This design comes from an exercise in tuning for a short achievable clock period and few clock cycles on the open sky130 flow, not from production work.
Function was checked by simulation only, so behaviour that the tests miss may differ from the original.
Power and IR drop assume default switching activity.

Figure 1. Final layout.
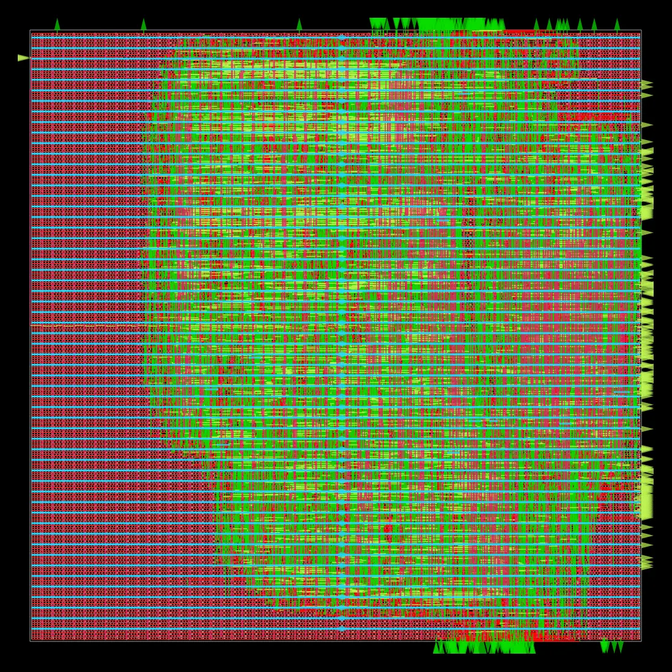
Figure 2. Hierarchy map of the flops.
(1 px per um) Other sequential cells in the stronger gray, the rest of the logic in the fainter gray.
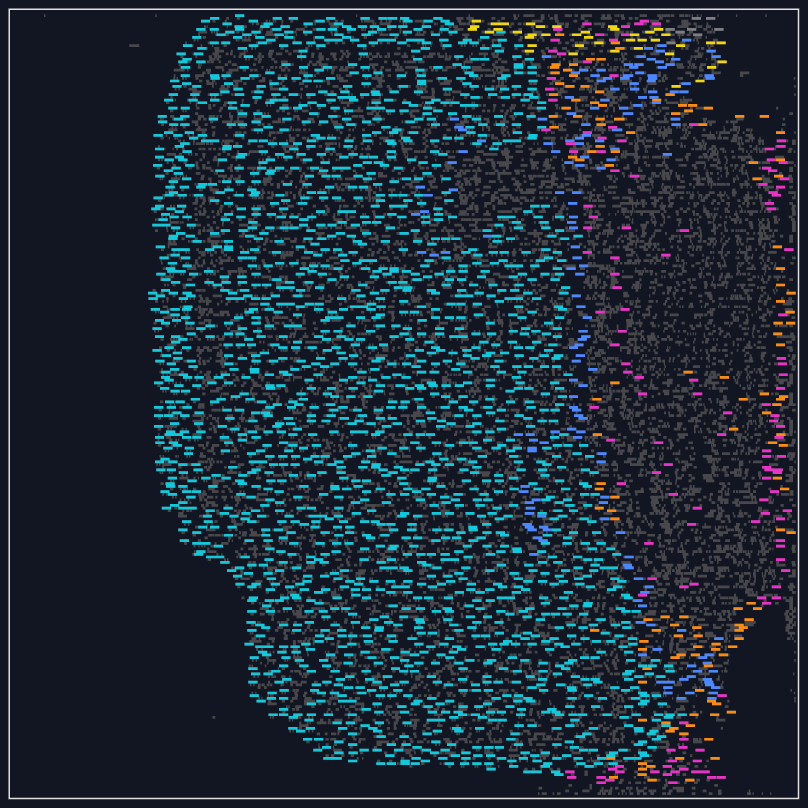
File: design/flow/run.sh
#!/bin/bash
# synth_recipe.tcl (not shown) runs the flow's synth.tcl, then flattens the netlist and writes it again
# the make line also repeats each setting of config.mk as NAME=value (left out here)
make -C /OpenROAD-flow-scripts/flow DESIGN_CONFIG=/design/flow/config.mk WORK_HOME=/design/flow/orfs CLKGATE_MAP_FILE= SYNTH_SCRIPT=/design/flow/synth_recipe.tcl finish
File: design/flow/constraint.sdc
create_clock -name core_clock -period 9.0 [get_ports {i_clk}]
set_input_delay 1.8000 -clock core_clock [delete_from_list [all_inputs] [get_ports {i_clk}]]
set_output_delay 1.8000 -clock core_clock [all_outputs]
set_load 0.01 [all_outputs]
File: design/flow/config.mk
export PLATFORM = sky130hd
export DESIGN_NAME = cpu
export DESIGN_NICKNAME = cpu
export VERILOG_FILES = /design/flow/design.v
export SDC_FILE = /design/flow/constraint.sdc
export NUM_CORES = 4
export LEC_CHECK = 0
export CAP_MARGIN = 20
export CORE_MARGIN = 2
export CORE_UTILIZATION = 22
export GPL_ROUTABILITY_DRIVEN = 1
export PLACE_DENSITY = 0.35
export SLEW_MARGIN = 20
File: design/flow/design.v
module cpu #(  
	parameter ADDR_W = 64,
	parameter INST_W = 32,
	parameter DATA_W = 64
)(
    input                   i_clk,
    input                   i_rst_n,
    input                   i_i_valid_inst,  
    input  [ INST_W-1 : 0 ] i_i_inst,        
    input                   i_d_valid_data,  
    input  [ DATA_W-1 : 0 ] i_d_data,        
    output                  o_i_valid_addr,  
    output [ ADDR_W-1 : 0 ] o_i_addr,        
    output [ DATA_W-1 : 0 ] o_d_w_data,      
    output [ ADDR_W-1 : 0 ] o_d_w_addr,      
    output [ ADDR_W-1 : 0 ] o_d_r_addr,      
    output                  o_d_MemRead,     
    output                  o_d_MemWrite,    
    output                  o_finish
);
    wire [32-1:0] IF_inst;
    wire         [7:0] IF_inst_addr;
    wire [32-1:0] ID_inst;
    wire         [7:0] ID_inst_addr;
    wire         [4:0] ID_rs1;
    wire         [4:0] ID_rs2;
    wire         [4:0] ID_rd;
    wire [64-1:0] ID_read_data1;
    wire [64-1:0] ID_read_data2;
    wire [64-1:0] ID_immediate;
    wire         [6:0] ID_opcode;
    wire         [2:0] ID_funct3;
    wire         [6:0] ID_funct7;
    wire         [2:0] ID_ALU_op;
    wire               ID_valid_rs2;
    wire               ID_write_flag;
    wire               ID_MemRead;
    wire               ID_MemWrite;
    wire               ID_RegWrite;
    wire               ID_ALU_src;
    wire         [1:0] ID_branch;
    wire               ID_finish;
    wire         [4:0] EX_rs1;
    wire         [4:0] EX_rs2;
    wire         [4:0] EX_rd;
    wire [64-1:0] EX_read_data1;
    wire [64-1:0] EX_read_data2;
    wire [64-1:0] EX_immediate;
    wire [64-1:0] EX_ALU_src_data;
    wire [64-1:0] EX_store_data;
    wire         [7:0] EX_inst_addr;
    wire [64-1:0] EX_ALU_input1;
    wire [64-1:0] EX_ALU_input2;
    wire [64-1:0] EX_ALU_result;
    wire         [2:0] EX_ALU_op;
    wire               EX_valid_rs2;
    wire               EX_write_flag;
    wire               EX_MemRead;
    wire               EX_MemWrite;
    wire               EX_RegWrite;
    wire               EX_ALU_src;
    wire         [1:0] EX_branch;
    wire               EX_finish;
    wire         [4:0] MEM_rd;
    wire [64-1:0] MEM_ALU_result;
    wire [64-1:0] MEM_store_data;
    wire [64-1:0] MEM_MEM_result;
    wire               MEM_write_flag;
    wire               MEM_MemRead;
    wire               MEM_MemWrite;
    wire               MEM_RegWrite;
    wire               MEM_finish;
    wire         [4:0] WB_rd;
    wire [64-1:0] WB_ALU_result;
    wire [64-1:0] WB_MEM_result;
    wire [64-1:0] WB_write_data;
    wire               WB_MemRead;
    wire               WB_RegWrite;
    wire               WB_finish;
    wire [7:0] PC_inst_addr;
    wire [7:0] PC_inst_addr_next;
    wire [7:0] PC_inst_addr_4;
    wire [7:0] PC_branch_target;
    wire       PC_branch, PC_flush;
    wire [1:0] forwardA, forwardB;
    assign PC_inst_addr_4 = PC_inst_addr + 4;
    assign PC_branch_target = EX_inst_addr + EX_immediate[7:0];
    MUX_PC mux_pc(PC_inst_addr_4, PC_branch_target, PC_branch, PC_inst_addr_next);
    PC pc(i_clk, i_rst_n, ~PC_flush, PC_inst_addr_next, PC_inst_addr);
    Forward_unit forward_unit(EX_valid_rs2, EX_rs1, EX_rs2, MEM_rd, MEM_RegWrite, WB_rd, WB_RegWrite, forwardA, forwardB);
    Hazard_unit hazard_unit(ID_rs1, ID_rs2, ID_valid_rs2, EX_rd, EX_MemRead, EX_ALU_input1, EX_ALU_input2, EX_branch, PC_flush, PC_branch);
    ID_pipeline ID_p(i_clk, i_rst_n, PC_branch, IF_inst, PC_inst_addr, ~PC_flush & ~PC_branch, ID_inst, ID_inst_addr, ID_write_flag);
    Registers regfile(i_clk, i_rst_n, ID_rs1, ID_rs2, WB_rd, WB_RegWrite, WB_write_data, ID_read_data1, ID_read_data2);
    assign ID_rd     = ID_inst[11:7];
    assign ID_rs1    = ID_inst[19:15];
    assign ID_rs2    = ID_inst[24:20];
    assign ID_opcode = ID_inst[6:0];
    assign ID_funct3 = ID_inst[14:12];
    assign ID_funct7 = ID_inst[31:25];
    ImmGen immgen(ID_inst, ID_immediate);
    Control_unit control_unit(ID_opcode, ID_funct3, ID_valid_rs2, ID_MemRead, ID_MemWrite, ID_RegWrite, ID_ALU_src, ID_branch, ID_finish);
    ALU_control alu_control(ID_opcode, ID_funct3, ID_funct7, ID_ALU_op);
    EX_pipeline EX_p(i_clk, i_rst_n, ID_rs1, ID_rs2, ID_rd, ID_read_data1, ID_read_data2, ID_immediate, ID_inst_addr, ID_ALU_op, ID_write_flag & ~PC_flush & ~PC_branch, ID_valid_rs2, ID_MemRead, ID_MemWrite, ID_RegWrite, ID_ALU_src, ID_branch, ID_finish, EX_rs1, EX_rs2, EX_rd, EX_read_data1, EX_read_data2, EX_immediate, EX_inst_addr, EX_ALU_op, EX_write_flag, EX_valid_rs2, EX_MemRead, EX_MemWrite, EX_RegWrite, EX_ALU_src, EX_branch, EX_finish);
    MUX_2_1 mux_alu_src2(EX_read_data2, EX_immediate, EX_ALU_src, EX_ALU_src_data);
    MUX_4_1 mux_alu_input1(EX_read_data1, WB_write_data, MEM_ALU_result, 64'b0, forwardA, EX_ALU_input1);
    MUX_4_1 mux_alu_input2(EX_ALU_src_data, WB_write_data, MEM_ALU_result, 64'b0, (EX_MemWrite)? 2'b0: forwardB, EX_ALU_input2);
    MUX_4_1 mux_ex_store_data(EX_read_data2, WB_write_data, MEM_ALU_result, 64'b0, forwardB, EX_store_data);
    ALU alu(i_clk, i_rst_n, EX_ALU_input1, EX_ALU_input2, EX_ALU_op, EX_ALU_result);
    MEM_pipeline MEM_p(i_clk, i_rst_n, EX_rd, EX_ALU_result, EX_store_data, EX_MemRead, EX_MemWrite, EX_RegWrite, EX_finish, MEM_rd, MEM_ALU_result, MEM_store_data, MEM_MemRead, MEM_MemWrite, MEM_RegWrite, MEM_finish);
    WB_pipeline WB_p(i_clk, i_rst_n, MEM_rd, MEM_ALU_result, MEM_MEM_result, MEM_MemRead, MEM_RegWrite, MEM_finish, WB_rd, WB_ALU_result, WB_MEM_result, WB_MemRead, WB_RegWrite, WB_finish);
    MUX_2_1 mux_wb_data(WB_ALU_result, WB_MEM_result, WB_MemRead, WB_write_data);
    assign IF_inst = (i_i_valid_inst)? i_i_inst: 0;
    assign MEM_MEM_result = (i_d_valid_data)? i_d_data: 0;
    assign o_i_addr = PC_inst_addr;
    assign o_i_valid_addr = ~PC_flush;
    assign o_d_MemRead  = MEM_MemRead;
    assign o_d_MemWrite = MEM_MemWrite;
    assign o_d_r_addr   = MEM_ALU_result;
    assign o_d_w_addr   = MEM_ALU_result;
    assign o_d_w_data   = MEM_store_data;
    assign o_finish = WB_finish;
endmodule
module PC(
    input        clk,
    input        rst_n,
    input        i_write_flag,
    input  [7:0] i_addr,
    output [7:0] o_addr
);
    reg [7:0] o_addr_r, o_addr_w;
    assign o_addr = o_addr_r;
    always @(*) begin
        o_addr_w = (i_write_flag)? i_addr: o_addr_r;
    end
    always @(posedge clk or negedge rst_n) begin
        if (~rst_n) begin
            o_addr_r <= 0;
        end
        else begin
            o_addr_r <= o_addr_w;
        end
    end
endmodule
module Registers(
    input                clk,
    input                rst_n,
    input          [4:0] rs1,
    input          [4:0] rs2,
    input          [4:0] rd,
    input                RegWrite,
    input  [64-1:0] write_data,
    output [64-1:0] read_data1,
    output [64-1:0] read_data2
);  
    integer i;
    reg [64-1:0] regs[31:0];
    reg [64-1:0] regs_w[31:0];
    assign read_data1 = (RegWrite && rd == rs1)? write_data: regs[rs1];
    assign read_data2 = (RegWrite && rd == rs2)? write_data: regs[rs2];
    always @(*) begin
        for (i = 0; i < 32; i = i + 1) regs_w[i] = regs[i];
        if (RegWrite) regs_w[rd] = write_data;
    end
    always @(posedge clk or negedge rst_n) begin
        if (~rst_n) begin
            for (i = 0; i < 32; i = i + 1) regs[i] <= 0;
        end
        else begin
            for (i = 0; i < 32; i = i + 1) regs[i] <= regs_w[i];
        end
    end
endmodule
module ImmGen(
    input  [32-1:0] inst,
    output [64-1:0] immediate
);
    assign immediate[63:12] = (inst[31])? ~0: 0;
    assign immediate[11:0]  = (inst[6:0] == 7'b0100011)? {{inst[31:25]}, {inst[11:7]}}:
                              (inst[6:0] == 7'b1100011)? {{inst[7]}, {inst[30:25]}, {inst[11:8]}, 1'b0}:
                              (inst[6:0] == 7'b0000011 || inst[6:0] == 7'b0010011)? {{inst[31:20]}}: 12'b0;
endmodule
module Control_unit(
    input  [6:0] opcode,
    input  [2:0] funct3,
    output       valid_rs2,
    output       MemRead,
    output       MemWrite,
    output       RegWrite,
    output       ALU_src,
    output [1:0] branch,
    output       finish
);
    assign valid_rs2 = (opcode == 7'b0100011) || (opcode == 7'b1100011) || (opcode == 7'b0110011);
    assign MemRead   = (opcode == 7'b0000011);
    assign MemWrite  = (opcode == 7'b0100011);
    assign RegWrite  = (opcode == 7'b0000011) || (opcode == 7'b0010011) || (opcode == 7'b0110011);
    assign ALU_src   = (opcode == 7'b0000011) || (opcode == 7'b0100011) || (opcode == 7'b0010011);
    assign branch    = (opcode == 7'b1100011)? ((funct3 == 3'b000)? 2'b01: 2'b10): 2'b00;
    assign finish    = (opcode == 7'b1111111);
endmodule
module Forward_unit(
    input        valid_rs2,
    input  [4:0] EX_rs1,
    input  [4:0] EX_rs2,
    input  [4:0] MEM_rd,
    input        MEM_RegWrite,
    input  [4:0] WB_rd,
    input        WB_RegWrite,
    output [1:0] forwardA,
    output [1:0] forwardB
);
    assign forwardA = ((EX_rs1 == MEM_rd) && (MEM_RegWrite))? 2'b10: 
                   ((EX_rs1 == WB_rd) && (WB_RegWrite))? 2'b01: 2'b00;
    assign forwardB = (valid_rs2 && (EX_rs2 == MEM_rd) && (MEM_RegWrite))? 2'b10:
                   (valid_rs2 && (EX_rs2 == WB_rd) && (WB_RegWrite))? 2'b01: 2'b00;
endmodule
module Hazard_unit(
    input         [4:0] ID_rs1,
    input         [4:0] ID_rs2,
    input               ID_valid_rs2,
    input         [4:0] EX_rd,
    input               EX_MemRead,
    input [64-1:0] EX_data1,
    input [64-1:0] EX_data2,
    input         [1:0] EX_branch,
    output              flush_flag,
    output              branch_flag
);
    assign flush_flag = ((ID_rs1 == EX_rd) && EX_MemRead) || (ID_valid_rs2 && (ID_rs2 == EX_rd) && EX_MemRead);
    assign branch_flag = ((EX_branch == 2'b01) && (EX_data1 == EX_data2)) || ((EX_branch == 2'b10) && (EX_data1 != EX_data2));
endmodule
module ID_pipeline(
    input                clk,
    input                rst_n,
    input                flush,
    input  [32-1:0] i_inst,
    input          [7:0] i_inst_addr,
    input                i_write_flag,
    output [32-1:0] o_inst, 
    output         [7:0] o_inst_addr,
    output               o_write_flag
);
    reg [32-1:0] o_inst_r, o_inst_w;
    reg         [7:0] o_inst_addr_r, o_inst_addr_w;
    reg               o_write_flag_r, o_write_flag_w;
    assign o_inst       = o_inst_r;
    assign o_inst_addr  = o_inst_addr_r;
    assign o_write_flag = o_write_flag_r;
    always @(*) begin
        if (flush) begin
            o_inst_w       = 0;
            o_inst_addr_w  = 0;
            o_write_flag_w = 0;            
        end
        else if (i_write_flag) begin
            o_inst_w       = i_inst;
            o_inst_addr_w  = i_inst_addr;
            o_write_flag_w = i_write_flag;
        end
        else begin
            o_inst_w       = o_inst_r;
            o_inst_addr_w  = o_inst_addr_r;
            o_write_flag_w = o_write_flag_r;
        end
    end
    always @(posedge clk or negedge rst_n) begin
        if (~rst_n) begin
            o_inst_r       <= 0;
            o_inst_addr_r  <= 0;
            o_write_flag_r <= 0;
        end
        else begin
            o_inst_r       <= o_inst_w;
            o_inst_addr_r  <= o_inst_addr_w;
            o_write_flag_r <= o_write_flag_w;
        end
    end
endmodule
module EX_pipeline(
    input                clk,
    input                rst_n,
    input          [4:0] i_rs1,
    input          [4:0] i_rs2,
    input          [4:0] i_rd,
    input  [64-1:0] i_read_data1,
    input  [64-1:0] i_read_data2,
    input  [64-1:0] i_immediate,
    input          [7:0] i_inst_addr,
    input          [2:0] i_ALU_op,
    input                i_write_flag,
    input                i_valid_rs2,
    input                i_MemRead,
    input                i_MemWrite,
    input                i_RegWrite,
    input                i_ALU_src,
    input          [1:0] i_branch,
    input                i_finish,
    output         [4:0] o_rs1,
    output         [4:0] o_rs2,
    output         [4:0] o_rd,
    output [64-1:0] o_read_data1,
    output [64-1:0] o_read_data2,
    output [64-1:0] o_immediate,
    output         [7:0] o_inst_addr,
    output         [2:0] o_ALU_op,
    output               o_write_flag,
    output               o_valid_rs2,
    output               o_MemRead,
    output               o_MemWrite,
    output               o_RegWrite,
    output               o_ALU_src,
    output         [1:0] o_branch,
    output               o_finish
);
    reg         [4:0] o_rs1_r, o_rs1_w;
    reg         [4:0] o_rs2_r, o_rs2_w;
    reg         [4:0] o_rd_r, o_rd_w;
    reg [64-1:0] o_read_data1_r, o_read_data1_w;
    reg [64-1:0] o_read_data2_r, o_read_data2_w;
    reg [64-1:0] o_immediate_r, o_immediate_w;
    reg         [7:0] o_inst_addr_r, o_inst_addr_w;
    reg         [2:0] o_ALU_op_r, o_ALU_op_w;
    reg               o_write_flag_r, o_write_flag_w;
    reg               o_valid_rs2_r, o_valid_rs2_w;
    reg               o_MemRead_r, o_MemRead_w;
    reg               o_MemWrite_r, o_MemWrite_w;
    reg               o_RegWrite_r, o_RegWrite_w;
    reg               o_ALU_src_r, o_ALU_src_w;
    reg         [1:0] o_branch_r, o_branch_w;
    reg               o_finish_r, o_finish_w;
    assign o_rs1        = o_rs1_r;
    assign o_rs2        = o_rs2_r;
    assign o_rd         = o_rd_r;
    assign o_read_data1 = o_read_data1_r;
    assign o_read_data2 = o_read_data2_r;
    assign o_immediate  = o_immediate_r;
    assign o_inst_addr  = o_inst_addr_r;
    assign o_ALU_op     = o_ALU_op_r;
    assign o_write_flag = o_write_flag_r;
    assign o_valid_rs2  = o_valid_rs2_r;
    assign o_MemRead    = o_MemRead_r;
    assign o_MemWrite   = o_MemWrite_r;
    assign o_RegWrite   = o_RegWrite_r;
    assign o_ALU_src    = o_ALU_src_r;
    assign o_branch     = o_branch_r;
    assign o_finish     = o_finish_r;
    always @(*) begin
        if (i_write_flag) begin
            o_rs1_w        = i_rs1;
            o_rs2_w        = i_rs2;
            o_rd_w         = i_rd;
            o_read_data1_w = i_read_data1;
            o_read_data2_w = i_read_data2;
            o_immediate_w  = i_immediate;
            o_inst_addr_w  = i_inst_addr;
            o_ALU_op_w     = i_ALU_op;
            o_write_flag_w = i_write_flag;
            o_valid_rs2_w  = i_valid_rs2;
            o_MemRead_w    = i_MemRead;
            o_MemWrite_w   = i_MemWrite;
            o_RegWrite_w   = i_RegWrite;
            o_ALU_src_w    = i_ALU_src;
            o_branch_w     = i_branch;
            o_finish_w     = i_finish;
        end
        else begin
            o_rs1_w        = 0;
            o_rs2_w        = 0;
            o_rd_w         = 0;
            o_read_data1_w = 0;
            o_read_data2_w = 0;
            o_immediate_w  = 0;
            o_inst_addr_w  = 0;
            o_ALU_op_w     = 0;
            o_write_flag_w = 0;
            o_valid_rs2_w  = 0;
            o_MemRead_w    = 0;
            o_MemWrite_w   = 0;
            o_RegWrite_w   = 0;
            o_ALU_src_w    = 0;
            o_branch_w     = 0;
            o_finish_w     = 0;
        end
    end
    always @(posedge clk or negedge rst_n) begin
        if (~rst_n) begin
            o_rs1_r        <= 0;
            o_rs2_r        <= 0;
            o_rd_r         <= 0;
            o_read_data1_r <= 0;
            o_read_data2_r <= 0;
            o_immediate_r  <= 0;
            o_inst_addr_r  <= 0;
            o_ALU_op_r     <= 0;
            o_write_flag_r <= 0;
            o_valid_rs2_r  <= 0;
            o_MemRead_r    <= 0;
            o_MemWrite_r   <= 0;
            o_RegWrite_r   <= 0;
            o_ALU_src_r    <= 0;
            o_branch_r     <= 0;
            o_finish_r     <= 0;
        end
        else begin
            o_rs1_r        <= o_rs1_w;
            o_rs2_r        <= o_rs2_w;
            o_rd_r         <= o_rd_w;
            o_read_data1_r <= o_read_data1_w;
            o_read_data2_r <= o_read_data2_w;
            o_immediate_r  <= o_immediate_w;
            o_inst_addr_r  <= o_inst_addr_w;
            o_ALU_op_r     <= o_ALU_op_w;
            o_write_flag_r <= o_write_flag_w;
            o_valid_rs2_r  <= o_valid_rs2_w;
            o_MemRead_r    <= o_MemRead_w;
            o_MemWrite_r   <= o_MemWrite_w;
            o_RegWrite_r   <= o_RegWrite_w;
            o_ALU_src_r    <= o_ALU_src_w;
            o_branch_r     <= o_branch_w;
            o_finish_r     <= o_finish_w;        
        end
    end
endmodule
module MEM_pipeline(
    input                clk,
    input                rst_n,
    input          [4:0] i_rd,
    input  [64-1:0] i_ALU_result,
    input  [64-1:0] i_store_data,
    input                i_MemRead,
    input                i_MemWrite,
    input                i_RegWrite,
    input                i_finish,
    output         [4:0] o_rd,
    output [64-1:0] o_ALU_result,
    output [64-1:0] o_store_data,
    output               o_MemRead,
    output               o_MemWrite,
    output               o_RegWrite,
    output               o_finish
);
    reg         [4:0] o_rd_r, o_rd_w;
    reg [64-1:0] o_ALU_result_r, o_ALU_result_w;
    reg [64-1:0] o_store_data_r, o_store_data_w;
    reg               o_MemRead_r, o_MemRead_w;
    reg               o_MemWrite_r, o_MemWrite_w;
    reg               o_RegWrite_r, o_RegWrite_w;
    reg               o_finish_r, o_finish_w; 
    assign o_rd         = o_rd_r;
    assign o_ALU_result = o_ALU_result_r;
    assign o_store_data = o_store_data_r;
    assign o_MemRead    = o_MemRead_r;
    assign o_MemWrite   = o_MemWrite_r;
    assign o_RegWrite   = o_RegWrite_r;
    assign o_finish     = o_finish_r;
    always @(*) begin
            o_rd_w         = i_rd;
            o_ALU_result_w = i_ALU_result;
            o_store_data_w = i_store_data;
            o_MemRead_w    = i_MemRead;
            o_MemWrite_w   = i_MemWrite;
            o_RegWrite_w   = i_RegWrite;
            o_finish_w     = i_finish;
    end
    always @(posedge clk or negedge rst_n) begin
        if (~rst_n) begin
            o_rd_r         <= 0;
            o_ALU_result_r <= 0;
            o_store_data_r <= 0;
            o_MemRead_r    <= 0;
            o_MemWrite_r   <= 0;
            o_RegWrite_r   <= 0;
            o_finish_r     <= 0;
        end
        else begin
            o_rd_r         <= o_rd_w;
            o_ALU_result_r <= o_ALU_result_w;
            o_store_data_r <= o_store_data_w;
            o_MemRead_r    <= o_MemRead_w;
            o_MemWrite_r   <= o_MemWrite_w;
            o_RegWrite_r   <= o_RegWrite_w;
            o_finish_r     <= o_finish_w;
        end
    end
endmodule
module WB_pipeline(
    input                clk,
    input                rst_n,
    input          [4:0] i_rd,
    input  [64-1:0] i_ALU_result,
    input  [64-1:0] i_MEM_result,
    input                i_MemRead,
    input                i_RegWrite,
    input                i_finish,
    output         [4:0] o_rd,
    output [64-1:0] o_ALU_result,
    output [64-1:0] o_MEM_result,
    output               o_MemRead,
    output               o_RegWrite,
    output               o_finish
);
    reg         [4:0] o_rd_r, o_rd_w;
    reg [64-1:0] o_ALU_result_r, o_ALU_result_w;
    reg [64-1:0] o_MEM_result_r, o_MEM_result_w;
    reg               o_MemRead_r, o_MemRead_w;
    reg               o_RegWrite_r, o_RegWrite_w;
    reg               o_finish_r, o_finish_w;
    assign o_rd         = o_rd_r;
    assign o_ALU_result = o_ALU_result_r;
    assign o_MEM_result = o_MEM_result_r;
    assign o_MemRead    = o_MemRead_r;
    assign o_RegWrite   = o_RegWrite_r;
    assign o_finish     = o_finish_r;
    always @(*) begin
            o_rd_w         = i_rd;
            o_ALU_result_w = i_ALU_result;
            o_MEM_result_w = i_MEM_result;
            o_MemRead_w    = i_MemRead;
            o_RegWrite_w   = i_RegWrite;
            o_finish_w     = i_finish;
    end
    always @(posedge clk or negedge rst_n) begin
        if (~rst_n) begin
            o_rd_r         <= 0;
            o_ALU_result_r <= 0;
            o_MEM_result_r <= 0;
            o_MemRead_r    <= 0;
            o_RegWrite_r   <= 0;
            o_finish_r     <= 0;
        end
        else begin
            o_rd_r         <= o_rd_w;
            o_ALU_result_r <= o_ALU_result_w;
            o_MEM_result_r <= o_MEM_result_w;
            o_MemRead_r    <= o_MemRead_w;
            o_RegWrite_r   <= o_RegWrite_w;
            o_finish_r     <= o_finish_w;
        end
    end
endmodule
module MUX_PC(
    input  [7:0] i0,
    input  [7:0] i1,
    input        sel,
    output [7:0] o0
);
    assign o0 = (sel)? i1: i0;
endmodule
module MUX_2_1(
    input [64-1:0] i0,
    input [64-1:0] i1,
    input               sel,
    output [64-1:0] o0
);
    assign o0 = (sel)? i1: i0;
endmodule
module MUX_4_1(
    input [64-1:0] i0,
    input [64-1:0] i1,
    input [64-1:0] i2,
    input [64-1:0] i3,
    input         [1:0] sel,
    output [64-1:0] o0
);
    assign o0 = (sel==2'b00)? i0: (sel==2'b01)? i1: (sel==2'b10)? i2: i3;
endmodule
module ALU_control(
    input [6:0] opcode,
    input [2:0] funct3,
    input [6:0] funct7,
    output [2:0] ALU_op
);
    assign ALU_op = (opcode == 7'b0000011 || opcode == 7'b0100011)? 3'b001:
                    (opcode == 7'b0010011)? (
                        (funct3 == 3'b000)? 3'b001:
                        (funct3 == 3'b100)? 3'b011:
                        (funct3 == 3'b110)? 3'b100:
                        (funct3 == 3'b111)? 3'b101:
                        (funct3 == 3'b001)? 3'b110:
                        (funct3 == 3'b101)? 3'b111: 0):
                    (opcode == 7'b0110011)? (
                        (funct3 == 3'b000)? ((funct7[5])? 3'b010: 3'b001): 
                        (funct3 == 3'b100)? 3'b011:
                        (funct3 == 3'b110)? 3'b100:
                        (funct3 == 3'b111)? 3'b101: 0): 0;
endmodule
module ALU(
    input                clk,
    input                rst_n,
    input  [64-1:0] input1,
    input  [64-1:0] input2,
    input          [2:0] ALU_op,
    output [64-1:0] result
);
    wire [64-1:0] add_res, sub_res;
    wire [64-1:0] temp_input1 = input1;
    wire [64-1:0] temp_input2 = input2;
    Adder64 add(.iA(temp_input1), .iB(temp_input2), .iC(1'b0), .oS(add_res), .oP(), .oG(), .oC());
    Adder64 sub(.iA(temp_input1), .iB(~temp_input2), .iC(1'b1), .oS(sub_res), .oP(), .oG(), .oC());
    assign result = (ALU_op == 3'b001)? add_res:
                    (ALU_op == 3'b010)? sub_res:
                    (ALU_op == 3'b011)? temp_input1 ^ temp_input2:
                    (ALU_op == 3'b100)? temp_input1 | temp_input2:
                    (ALU_op == 3'b101)? temp_input1 & temp_input2:
                    (ALU_op == 3'b110)? temp_input1 << temp_input2[7:0]:
                    (ALU_op == 3'b111)? temp_input1 >> temp_input2[7:0]: 0;
endmodule
module CLA4(
    input  [3:0] iG,
    input  [3:0] iP,
    input  iC,
    output oG,
    output oP,
    output [4:0] oC
);
    assign oC[0] = iC;
    assign oC[1] = iG[0] | (iP[0] & oC[0]);
    assign oC[2] = iG[1] | (iP[1] & iG[0]) | (iP[1] & iP[0] & oC[0]);
    assign oC[3] = iG[2] | (iP[2] & iG[1]) | (iP[2] & iP[1] & iG[0]) | (iP[2] & iP[1] & iP[0] & oC[0]);
    assign oG = iG[3] | (iP[3] & iG[2]) | (iP[3] & iP[2] & iG[1]) | (iP[3] & iP[2] & iP[1] & iG[0]);
    assign oP = iP[3] & iP[2] & iP[1] & iP[0];
    assign oC[4] = oG | (oP & oC[0]);
endmodule
module Adder4(
    input  [3:0] iA,
    input  [3:0] iB,
    input  iC,
    output [3:0] oS,
    output oG,
    output oP,
    output oC
);
    wire [3:0] G = iA & iB;
    wire [3:0] P = iA | iB;
    wire [3:0] C;
    CLA4 cla(.iG(G), .iP(P), .iC(iC), .oG(oG), .oP(oP), .oC({oC, C}));
    assign oS = iA ^ iB ^ C;
endmodule
module Adder16(
    input  [15:0] iA,
    input  [15:0] iB,
    input  iC,
    output [15:0] oS,
    output oG,
    output oP,
    output oC
);
    wire [3:0] G;
    wire [3:0] P;
    wire [3:0] C;
    Adder4 adder0(.iA(iA[ 3: 0]), .iB(iB[ 3: 0]), .iC(C[0]), .oS(oS[ 3: 0]), .oG(G[0]), .oP(P[0]));
    Adder4 adder1(.iA(iA[ 7: 4]), .iB(iB[ 7: 4]), .iC(C[1]), .oS(oS[ 7: 4]), .oG(G[1]), .oP(P[1]));
    Adder4 adder2(.iA(iA[11: 8]), .iB(iB[11: 8]), .iC(C[2]), .oS(oS[11: 8]), .oG(G[2]), .oP(P[2]));
    Adder4 adder3(.iA(iA[15:12]), .iB(iB[15:12]), .iC(C[3]), .oS(oS[15:12]), .oG(G[3]), .oP(P[3]));
    CLA4 cla(.iG(G), .iP(P), .iC(iC), .oG(oG), .oP(oP), .oC({oC, C}));
endmodule
module Adder64(
    input  [63:0] iA,
    input  [63:0] iB,
    input  iC,
    output [63:0] oS,
    output oG,
    output oP,
    output oC
);
    wire [3:0] G;
    wire [3:0] P;
    wire [3:0] C;
    Adder16 adder0(.iA(iA[15: 0]), .iB(iB[15: 0]), .iC(C[0]), .oS(oS[15: 0]), .oG(G[0]), .oP(P[0]));
    Adder16 adder1(.iA(iA[31:16]), .iB(iB[31:16]), .iC(C[1]), .oS(oS[31:16]), .oG(G[1]), .oP(P[1]));
    Adder16 adder2(.iA(iA[47:32]), .iB(iB[47:32]), .iC(C[2]), .oS(oS[47:32]), .oG(G[2]), .oP(P[2]));
    Adder16 adder3(.iA(iA[63:48]), .iB(iB[63:48]), .iC(C[3]), .oS(oS[63:48]), .oG(G[3]), .oP(P[3]));
    CLA4 cla(.iG(G), .iP(P), .iC(iC), .oG(oG), .oP(oP), .oC({oC, C}));
endmodule
==> summary.md <==
| Metric | Value |
|---|---|
| Outcome | `no timing/DRC/antenna violations` |
| R2r endpoint | `MEM_p.o_ALU_result_r[61]` |
| Via density | `5.80` |
| Total grt overflow | `0` |
| Startpoint types | `flip-flop` |
| Largest net degree at the start of global routing | `132` |
| Power share of the sequential group | `39.7%` |
| Comb pwr share | `15.0%` |
| Yosys warning count | `8` |
| Comb. pwr | `4.61 mW` |
| Synth Register Bits | `2545` |
| Crit-path cells | `xnor2_1 > and4_4 > buf_4 > a21oi_1 > o31ai_1 > inv_1 > ha_1 > nor4_1 > and2_1 > and3_1 > nand3_1 > or4b_1 > a21oi_1 > a311oi_1 > o31ai_1 > a221oi_1 > fa_1 > o21ai_0 > o21ai_0 > a211o_1 > nand2_1` |
| Most common cell after layout, fill and taps aside | `dfrtp_1` |
| Post_cts resized | `0` |
| XOR/XNOR Fraction of Synth Area | `0.473%` |
| Met3 Use GR | `6.09%` |
| Area of the core | `0.612 sq mm` |
| Adder-cell share of the synthesized area | `2.90%` |
| Tcrit/Tclk final | `94.9%` |
| Clock power share | `45.3%` |
| Top pwr grp | `clock` |
| Initial antenna violation count | `96` |
| Drt wl/cell | `41.4 um` |
| Max IR drop VDD | `0.148 mV` |
| Syn-to-layout area delta | `18.6%` |
| Number of buffers created by CTS | `317` |
| Gp weighted congestion | `0.986` |
| Drt first pass iters | `8` |
| Register area share after synthesis | `47.1%` |
| Setup crit end kind | `flip-flop` |
| Iter 0 DRT Violations | `19221` |
| Unrepaired setup endpoints after global routing | `no` |
| WHS | `0.345 ns` |
| Net Sw Frac | `31.3%` |
| NumNets Final | `14992` |
| Wire length on met2 | `423000 um` |
| Vias in the first global route | `127264` |
| PwrDens | `192 mW/mm^2` |
| Fmax | `117 MHz` |
| Met3 routed WL | `77700 um` |
| # port buffers | `303` |
| Critical path depth | `21` |
| Relative slew margins | `5.76%` |
| Row cnt | `287` |
| Clk. pwr | `14.0 mW` |
| WL met1 | `391000 um` |
| CP arrival | `9.52 ns` |
| Drt total wl | `951000 um` |
| Clock Skew | `0.0967 ns` |
| Clk slew on worst S/H paths | `0.06 ns` |
| Via count | `133244` |
| Crit path from | `WB_p.o_rd_r[0]` |
| Max clock buf depth | `4` |
| Met1 usage | `38.1%` |
| DRC Markers | `0` |
| Main synth FF type | `dfrtp_1` |
| Post-DP HPWL | `576000 um` |
| Synth area leaders | `dfrtp_1 47%, a21oi_1 6.6%, nor2_1 5.4%` |
| Layout cells sized above 1 | `10.6%` |
| Synth unique cells | `90` |
| R2R depth | `21` |
| Synth Area in Compound Gates | `28.0%` |
| Final setup viols | `0` |
| Post-synth EDFFs | `0` |
| Reg2reg start | `WB_p.o_rd_r[0]` |
| Buf/Inv on CP | `2` |
| Synth async-reset ratio | `100%` |
| Top Family by Delay on Critical Path | `simple AND/OR/NAND/NOR gates` |
| Hold Path Stages | `0` |
| Max reg flops | `2048` |
| Clk root buf | `clkbuf_16` |
| Reg2reg setup slack | `0.46 ns` |
| Hold Path Class | `reg -> reg` |
| Biggest register | `regfile.regs` |
| Final hold violations | `0` |
| Simple-Gate Fraction of Synth Area | `13.0%` |
| P_seq | `12.2 mW` |
| Setup TNS | `0 ns` |
| Inst Count DP | `22364` |
| Final Max Tran Viols | `0` |
| Synth Area per Inst | `9.06 sq um` |
| CTS HTree Levels | `5` |
| Highest metal layer with signal wires | `met5` |
| Starting Density | `22.1%` |
| Worst-Margin Slew | `1.41 ns` |
| Critical Path Fanout Max | `35` |
| Antenna Nets Post-Route | `0` |
| Cell taking the most area after synthesis | `dfrtp_1` |
| Clk sinks | `2545` |
| Synthesized instance count | `14913` |
| Slowest-stage cell, CP | `or4b_1` |
| CP endpoint | `MEM_p.o_ALU_result_r[61]` |
| Gr usage total | `29.4%` |
| Req. time, crit path | `9.98 ns` |
| First-pass GRT wire length | `1260000 um` |
| Internal | `21.1 mW` |
| Tmin final | `8.54 ns` |
| Die Area | `0.621 sq mm` |
| Post-Syn Area | `0.135 sq mm` |
| Crit Path Class | `reg -> reg` |
| Met2 usage | `46.1%` |
| Mux contribution to synthesized area | `2.93%` |
| Clk latency of the worst-skew pair | `1.06 ns` |
| Pleak | `67.3 nW` |
| Sw power | `9.65 mW` |
| Critical Path Max Stage Delay | `0.88 ns` |
| Ports | `360` |
| Highest-count cells in the layout ignoring fill and taps | `2539 x dfrtp_1, 1861 x nor2_1, 1777 x a21oi_1` |
| Top Usage Layer GRT | `met2` |
| Largest family of logic cells by synthesized area | `compound AO/OA/AOI/OAI gates` |
| Max-Cap Viols | `0` |
| CTS tree | `yes` |
| Post-synth top area share | `47.1%` |
Testbench counts, summed over its fixed seeds: cycles 16,488.
About Figure 1:
Post-Layout Cell Count: 22970
die span in x: 788 um

About Figure 2:
Blue stands for `EX_p`, sequential cells 175, where a column on the right. Yellow stands for `ID_p`, sequential cells 41, where north-east. Magenta stands for `MEM_p`, sequential cells 137, where a column on the right. Orange stands for `WB_p`, sequential cells 136. Cyan stands for `regfile`, sequential cells 2048.
Another 8 sequential cells are not colored.

[worst reg2reg max path: stages, from the launching register on]
cell	delay, ns
dfrtp_1	0.59
xnor2_1	0.36
and4_4	0.65
buf_4	0.44
a21oi_1	0.11
o31ai_1	0.66
inv_1	0.18
ha_1	0.26
nor4_1	0.57
and2_1	0.28
and3_1	0.31
nand3_1	0.45
or4b_1	0.89
a21oi_1	0.45
a311oi_1	0.28
o31ai_1	0.59
a221oi_1	0.29
fa_1	0.50
o21ai_0	0.17
o21ai_0	0.11
a211o_1	0.31
nand2_1	0.06
[worst min-delay path by stage]
stage	to	slack, ns	from
floorplan	MEM_p.o_RegWrite_r	0.33	EX_p.o_RegWrite_r
global placement	WB_p.o_finish_r	0.34	MEM_p.o_finish_r
detailed placement	WB_p.o_finish_r	0.34	MEM_p.o_finish_r
CTS	WB_p.o_finish_r	0.33	MEM_p.o_finish_r
global route	WB_p.o_finish_r	0.34	MEM_p.o_finish_r
finish	WB_p.o_finish_r	0.34	MEM_p.o_finish_r
[per-stage QoR]
| stage | area (sq um) | utilization [%] | power, mW | worst slack (ns) |
|---|---|---|---|---|
| after CTS | 160000 | 26.2 | 30.8 | 0.592 |
| after global routing | 160000 | 26.2 | 31.5 | 0.202 |
| after global placement | 149000 | 24.4 | 16.9 | 0.503 |
| after detailed placement | 149000 | 24.4 | 16.9 | 0.619 |
| final | 160000 | 26.2 | 30.8 | 0.462 |
| after floorplan | 135000 | - | 14.3 | 2.74 |
[cells in the mapped netlist, drive strengths merged (82+ instances only)]
master     n
dfrtp   2545
nor2    1949
a21oi   1780
clkbuf  1229
o21ai   1183
nand2   1177
a221oi   685
a22o     682
a22oi    674
buf      337
nand4    273
ha       262
nand3    247
mux2i    217
inv      216
mux2     159
o32ai    135
and3      92
nor3      89
and2      87
nor2b     82
o31ai     82
[timing repair]
item / CTS / global route
endpoints found under the hold margin: 0 / 0
hold buffers: 0 / 0
setup endpoints to repair: 0 / 1
setup buffers: 0 / 4
[area by class of cell]
type                            count  area, sq um
Sequential cell                  2545        63700
Multi-Input combinational cell  10642        66300
Clock buffer                      465         9420
Clock inverter                    108         1510
Inverter                          216          817
Antenna cell                       26         65.1
Timing Repair Buffer              876         8420
Fill cell                       65532       451000
Tap cell                         8092        10100

port drivers added, routing unchanged:
How much do the figures lean on ideal ports? The routed layout below was timed once more, with nothing changed but the port constraints.
Step 1 sets driving cells, clkbuf_16 on the clock port and buf_2 on the other inputs (assumed; they add their load-dependent delay and slew).
Step 2 also shifts input and output timing later by t, the mid clock arrival at the registers, as if the neighbouring blocks saw the same clock.
a / b / c = ideal ports / drivers / drivers and shift; a / b = the first two.
t, ns: 1.141
setup slack, ns: 0.462 / 0.462 / 0.462
latest minus earliest clock arrival (ns): 0.097 / 0.097
cell pins on the clock port's net: 1
After both steps this run still meets setup and hold. For this run, drivers alone change the setup slack by 0.000 ns; drivers and shift together by 0.000 ns.
